What follows belongs to an exercise in optimizing a design on an open flow for small area; a production flow would make more cautious choices.
The RTL was checked by simulation tests, not by an equivalence proof against the original design.

Figure 1. Clock network drawn from the DEF.
Scale: 1.5 px per um.
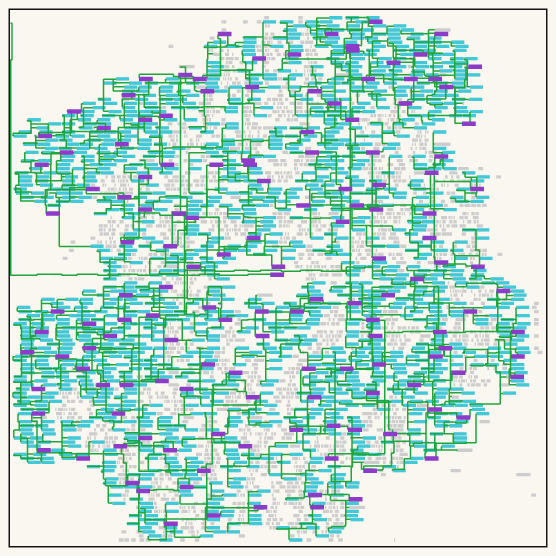
Figure 2. Close-up of the layout.
Region (154, 225) to (204, 275) um. Cells in gray, sequential cells in the stronger gray; small squares are vias.
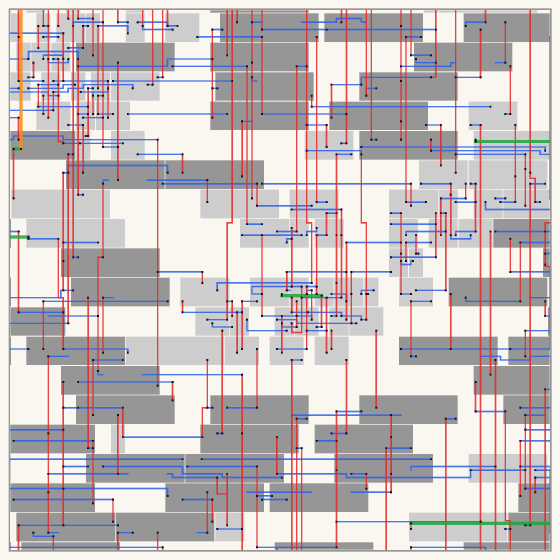
Figure 3. Wires at chosen ports, followed through buffers.
Scale: 1.5 px per um.
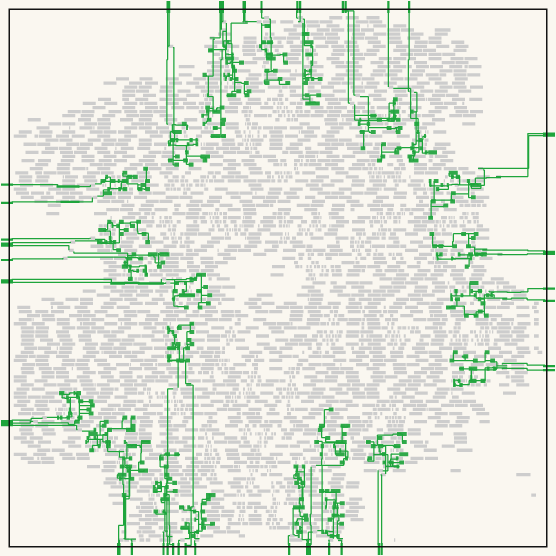
File: run.sh
#!/bin/bash
# synth_recipe.tcl (not shown) runs the flow's synth.tcl, then flattens the netlist and writes it again
# the make line also repeats each setting of config.mk as NAME=value (left out here)
make -C /OpenROAD-flow-scripts/flow DESIGN_CONFIG=/design/flow/config.mk WORK_HOME=/design/flow/orfs CLKGATE_MAP_FILE= SYNTH_SCRIPT=/design/flow/synth_recipe.tcl finish
File: config.mk
export PLATFORM = sky130hd
export DESIGN_NAME = top
export DESIGN_NICKNAME = top
export VERILOG_FILES = /design/flow/design.v
export SDC_FILE = /design/flow/constraint.sdc
export NUM_CORES = 4
export LEC_CHECK = 0
export CAP_MARGIN = 20
export CORE_MARGIN = 2
export CORE_UTILIZATION = 40
export SLEW_MARGIN = 20
File: constraint.sdc
create_clock -name core_clock -period 3.0 [get_ports {clk}]
set_input_delay 0.6000 -clock core_clock [delete_from_list [all_inputs] [get_ports {clk}]]
set_output_delay 0.6000 -clock core_clock [all_outputs]
set_load 0.01 [all_outputs]
File: design.v
module image_buffer(clk,rst_n,image_in,image_out);
input clk;
input rst_n;
input [8-1:0] image_in;
output [25*8-1:0] image_out;
genvar i;
genvar j;
wire [7:0] matrix_buffer_wire[4:0][4:0];
wire [7:0] buffer_wire[112:0];
generate
    for(j=1;j<113;j=j+1) begin:image_in_buffer
        buffer_unit my_buffer_unit(clk,rst_n,buffer_wire[j-1],buffer_wire[j]);
    end
endgenerate
generate
    for(i=0;i<5;i=i+1) begin:matrix_buffer_1
        for(j=1;j<5;j=j+1) begin:matrix_buffer_2
            buffer_unit my_matrix_buffer1(clk,rst_n,matrix_buffer_wire[i][j-1],matrix_buffer_wire[i][j]);
        end
    end  
endgenerate
generate 
    for(i=1;i<5;i=i+1) begin:matrix_buffer_0
       buffer_unit my_matrix_buffer2(clk,rst_n,buffer_wire[28*i],matrix_buffer_wire[i][0]);
    end
endgenerate
buffer_unit my_matrix_buffer3(clk,rst_n,buffer_wire[0],matrix_buffer_wire[0][0]);
assign buffer_wire[0] = image_in;
generate
    for(i=0;i<5;i=i+1) begin:image_out_1
        for(j=0;j<5;j=j+1) begin:image_out_2
           assign image_out[(i*5+j+1)*8-1:(i*5+j)*8]=matrix_buffer_wire[i][j];
        end
    end
endgenerate
endmodule
module buffer_unit(clk,rst_n,in,out);
input clk;
input rst_n;
input [7:0] in;
output reg [7:0] out;
always@(posedge clk or negedge rst_n)
    begin
        if(!rst_n)
            out <= 8'b0;
        else
            out <= in;
    end   
endmodule
module mult_addr(clk,rst_n,feature_in,kernel,feature_out);
input clk;
input rst_n;
input[25*9-1:0] feature_in;
input[25*2-1:0] kernel;
output[8:0] feature_out;
wire[8:0] mult_out[24:0];
wire[8:0] adder_tree_wire[48:0];
wire[48:0]carry_wire;
assign feature_out = adder_tree_wire[0];
genvar i;
generate
for(i=0;i<25;i=i+1) begin:conv_mult
    select_unit my_select_unit(
        .clk(clk),
        .rst_n(rst_n),
        .feature_in(feature_in[i*9+8:i*9]),
        .kernel(kernel[i*2+1:i*2]),
        .mult_out(mult_out[i])
    );
end
endgenerate
generate
    for(i=0;i<7;i=i+1) begin:leaf_align
        reg [8:0] leaf_delay;
        always@(posedge clk or negedge rst_n)
            begin
                if(!rst_n)
                    leaf_delay <= 9'b0;
                else
                    leaf_delay <= mult_out[i];
            end
        assign adder_tree_wire[i+24] = leaf_delay;
    end
    for(i=7;i<25;i=i+1) begin:mult_out_shift
        assign adder_tree_wire[i+24] = mult_out[i];
    end
endgenerate
assign carry_wire[48:24] =25'd0;
generate 
    for(i=48;i>=1;i=i-2) begin:conv_add
    adder_unit my_adder_unit(
        .clk(clk),
        .rst_n(rst_n),
        .adder_a(adder_tree_wire[i-1]),
        .adder_b(adder_tree_wire[i]),
        .carry_a(carry_wire[i-1]),
        .carry_b(carry_wire[i]),
        .adder_out(adder_tree_wire[(i/2)-1]),
        .carry_out(carry_wire[(i/2)-1])
    );
    end
endgenerate
endmodule
module select_unit(clk,rst_n,feature_in,kernel,mult_out);
input clk;
input rst_n;
input signed [8:0] feature_in;
input signed [1:0] kernel;
output [8:0]mult_out;
reg signed [8:0]product;
always@(posedge clk or negedge rst_n)
    begin
        if(!rst_n)
            product <= 9'b0;
        else
            if(kernel == 0)
                product <= 0;
            else if(kernel == -1)
                product <= -feature_in;
            else if(kernel == 1)
                product <= feature_in;
    end
assign mult_out = product;
endmodule
module adder_unit(clk,rst_n,adder_a,adder_b,carry_a,carry_b,adder_out,carry_out);
input clk;
input rst_n;
input [8:0] adder_a;
input [8:0] adder_b;
input carry_a;
input carry_b;
output [8:0]adder_out;
output carry_out;
reg [8+1:0]sum;
always@(posedge clk or negedge rst_n)
begin
    if(!rst_n)
        sum <= 10'b0;
    else
        sum <= adder_a + adder_b;
end
assign adder_out = sum[8:0];
assign carry_out = sum[9]; 
endmodule
module rect_linear(
     clk,
     rst_n,
     function_in,
     function_out
    );
input clk;
input rst_n;
input [8:0]function_in;
output [8:0]function_out;    
reg [8:0]function_out;
always @(posedge clk or negedge rst_n)
    begin
        if(!rst_n)
            function_out <= 9'b0;
        else if(function_in[8] == 1'b1)
            function_out <= 9'b0;
        else 
            function_out <=  function_in;
    end
endmodule
module top(clk,rst_n,image_in,kernel,feature_out);
input clk;
input rst_n;
input[8-1:0] image_in;
input[(5 * 5)*2-1:0] kernel;
output[8:0] feature_out;
wire [(5 * 5)* 8 - 1:0] image_out;
wire [(5 * 5)* 9 - 1:0] feature_window;
wire [8:0] conv_out;
image_buffer my_image_buffer(.clk(clk),.rst_n(rst_n),.image_in(image_in),.image_out(image_out));
genvar k;
generate
    for(k=0;k<5 * 5;k=k+1) begin:feature_extend
        assign feature_window[k*9+8:k*9] = {1'b0,image_out[k*8+7:k*8]};
    end
endgenerate
mult_addr my_mult_addr(.clk(clk),.rst_n(rst_n),.feature_in(feature_window),.kernel(kernel),.feature_out(conv_out));
rect_linear my_rect_linear(.clk(clk),.rst_n(rst_n),.function_in(conv_out),.function_out(feature_out));
endmodule
==> results.cfg <==
[timing]
setup_slack_ps = 759.5
max_clock_freq_mhz = 446.3
finClkSkew_ps = 19.03
fin_crit_sh_pct = 74.68
setup_viol = 0
tightest_slew_ps = 630.2
maxSlewViolCount = 0
period_needed_ps = 2240
grt_setup_unrepaired = no
holdWs_ps = 281.3
relSlewSlack_pct = 57.90
hold_viol = 0
finalSetupTns_ps = 0

[clock_network]
clockBufferDepth = 3
h-tree-depth = 4
hold_buffers = 1
numCtsBuffers = 145
cts_resized = 0
insertion_delay_ps = 750
cts-root-buf = clkbuf_16
tritoncts = done
cts_setup_buffers = 0
clock-sinks = 1448
clkTransAtPathRegs_ps = 60

[yosys]
synth_cell_types = 50
synth_warnings = 6
synth_compound_area_share_pct = 10.11
synth_flop_cell = dfrtp_1
synth_top_cell_area_share_pct = 72.53
ys_top_cells_by_count = dfrtp_1 (1448), xnor2_1 (265), ha_1 (217)
synth_top_area_cell = dfrtp_1
synth_edf_count = 0
syn_nets = 3582
yosysMostFrequentCell = dfrtp_1
synth_top_family_by_area = compound AO/OA/AOI/OAI gates
yosys.area_share.xor_xnor_pct = 5.803
synth_fa_ha_area_share_pct = 6.396
synth_cells = 3281
async_flop_share_pct = 100.0
syn_area_um2 = 49960
ys_ff_latch = 1448
synth_mux_area_share_pct = 0
synthSimpleGateAreaFrac_pct = 3.882
synthTopCellsByArea = dfrtp_1 (73%), ha_1 (5.4%), xnor2_1 (4.6%)
syn_area_per_cell_um2 = 15.23
synth.yosys.seq_area_share_pct = 72.53

[cells_and_area]
n_antenna_cell = 3
largestClassByArea = registers
nClkBuffers = 201
final_nets = 3748
clock_area_share_pct = 8.554
reg_top3 = my_image_buffer.image_in_buffer.my_buffer_unit.out (888), my_mult_addr.conv_mult.my_select_unit.product (225), my_mult_addr.conv_add.my_adder_unit.sum (216)
num-nonclk-inverters = 94
final_cell_mix = dfrtp_1 (1448), xnor2_1 (265), ha_1 (217)
seq_area_um2 = 36230
multi_input_cells = 1665
largest_register_ff_count = 888
layout-drive-gt1-share_pct = 8.310
utilization_pct = 46.68
fillers = 10590
multiInputGateArea_um2 = 13090
design_area_um2 = 57790
largest-register = my_image_buffer.image_in_buffer.my_buffer_unit.out
n_sequential_cell = 1448
instances_no_fill = 5202
multi_input_area_share_pct = 22.65
sh_seq_area_pct = 62.70
buffers = 93
buf_share_pct = 1.923
layout_commonest_cell = dfrtp_1
area_growth_pct = 15.67

[routing]
initialDrtViolationCount = 1389
viasPerCell = 4.743
drc = 0
wl_met2_um = 36990
routed_wl_um = 82590
wirelength_met1_um = 40240
dr.max_layer_used = met5
firstDrtPassIters = 5
via_count = 24670
avgRoutedWirePerCell_um = 15.88
met3RoutedLength_um = 3426
ant_nets = 0

[die]
pin_count = 69
placementRows = 129
dieArea_um2 = 127700
start_util_pct = 40.36
nWellTaps = 1637
chipWidth_um = 357.4
dieHeight_um = 357.4
core_um2 = 123800

[worst_setup_path]
start_kind = flip-flop
reg2regPathDepth = 7
critPathSlowestCell = fa_1
path_buf_inv = 0
critical_path_class = flip-flop to flip-flop
path_cells = ha_1 -> fa_1 -> a211oi_1 -> nor2_1 -> o21a_1 -> a221o_1 -> xnor2_1
critPathTopFamily = compound AO/OA/AOI/OAI gates
cp.depth = 7
path_max_fanout = 3
worst_path_largest_cell_delay_ps = 490
cp.required_ps = 3620
r2r-end = my_mult_addr.conv_add[40].my_adder_unit.sum[8]$_DFF_PN0_
cp-endpoint = my_mult_addr.conv_add[40].my_adder_unit.sum[8]$_DFF_PN0_
arrival_ps = 2860
r2r_slack_ps = 760
cp-end-kind = flip-flop

[global_route]
grt_pass1_vias = 26080
grtUsageMet2_pct = 20.35
grt_max_degree = 117
antenna_found_initial = 8
grt_pass1_wl_um = 139900
track_usage_pct = 13.72
grt_util_met1_pct = 19.88
use_met3_pct = 3.158
grt-busiest-layer = met2
gr-total-overflow = 0

[power_and_ir_drop]
switchingPower_uw = 10150
power_frac_seq_pct = 48.8
combPwrFrac_pct = 9.2
intPower_uw = 33470
p_clk_share_pct = 42.0
finalPower_uw = 43620
power_density_nw_per_um2 = 754.9
pg_comb_uw = 4020
ir_drop_v = 0.0005478
powerClk_uw = 18300
top_power_group = registers
switching_share_pct = 23.27
p_leak_uw = 0.02837
pg_seq_uw = 21300

[worst_hold_path]
hp-start = image_in[7]
min_path_cells = 1
min_to = my_image_buffer.my_matrix_buffer3.out[7]$_DFF_PN0_
hp-class = input pin to flip-flop

[place]
dp_cells = 4936
pre_cts_ws_ps = 763.5
dpl.hpwl_um = 54080
place_area_um2 = 52830
gp_congestion = 0.7996
port_buffers = 67

[flow_run]
max_cap_viol_count = 0

[status]
outcome = no timing/DRC/antenna violations
Notes on Figure 1 above:
legend:
  clock wires:
    color: green
    length: 16200 um
  clock drivers:
    color: purple
    count: 145
  flip-flops:
    color: cyan
    count: 1448
flops lie: spread over the die
routed clock nets: 146

Notes on Figure 2 above:
legend:
  metal 2:
    color: red
  metal 4:
    color: orange
  metal 1:
    color: blue
  metal 3:
    color: green
most frequent: dfrtp_1 (37), ha_1 (9), a21oi_1 (8)
netlist names of flops here include: `my_image_buffer.image_in_buffer.my_buffer_unit.out` (19), `my_mult_addr.conv_add.my_adder_unit.sum` (18)
cells with their middle in the window: 96
sequential cells in the window: 37

Notes on Figure 3 above:
legend:
  `kernel`:
    color: green
    bits: 50
    direction: input
    end_cells: 477
    buffers: 50
    wire: 5910 um

==> static timing again, ports no longer ideal <==
The flow's constraints put no driver on any port. The routed layout listed below was extracted and timed again, unchanged, in two steps.
Step 1, drivers: a clkbuf_16 drives clk and a buf_2 each remaining input, both assumed.
Step 2 adds t to the input delays and takes it off the output delays; t is the mean of the earliest and latest rising clock arrival at the registers after step 1. Input paths then give back, and output paths get back, about the clock's delay inside the block.
Slacks: no drivers / after step 1 / after step 2; pairs: no drivers / after step 1.
shift t [ns]: 0.806
slack for setup (ns): 0.760 / 0.725 / 0.760
latest minus earliest clock arrival (ns): 0.022 / 0.022
worst register clock-pin slew, ns: 0.07 / 0.07
After both steps this run still meets setup and hold. The setup slack of this run moves by -0.035 ns with the drivers and by 0.000 ns with both steps.
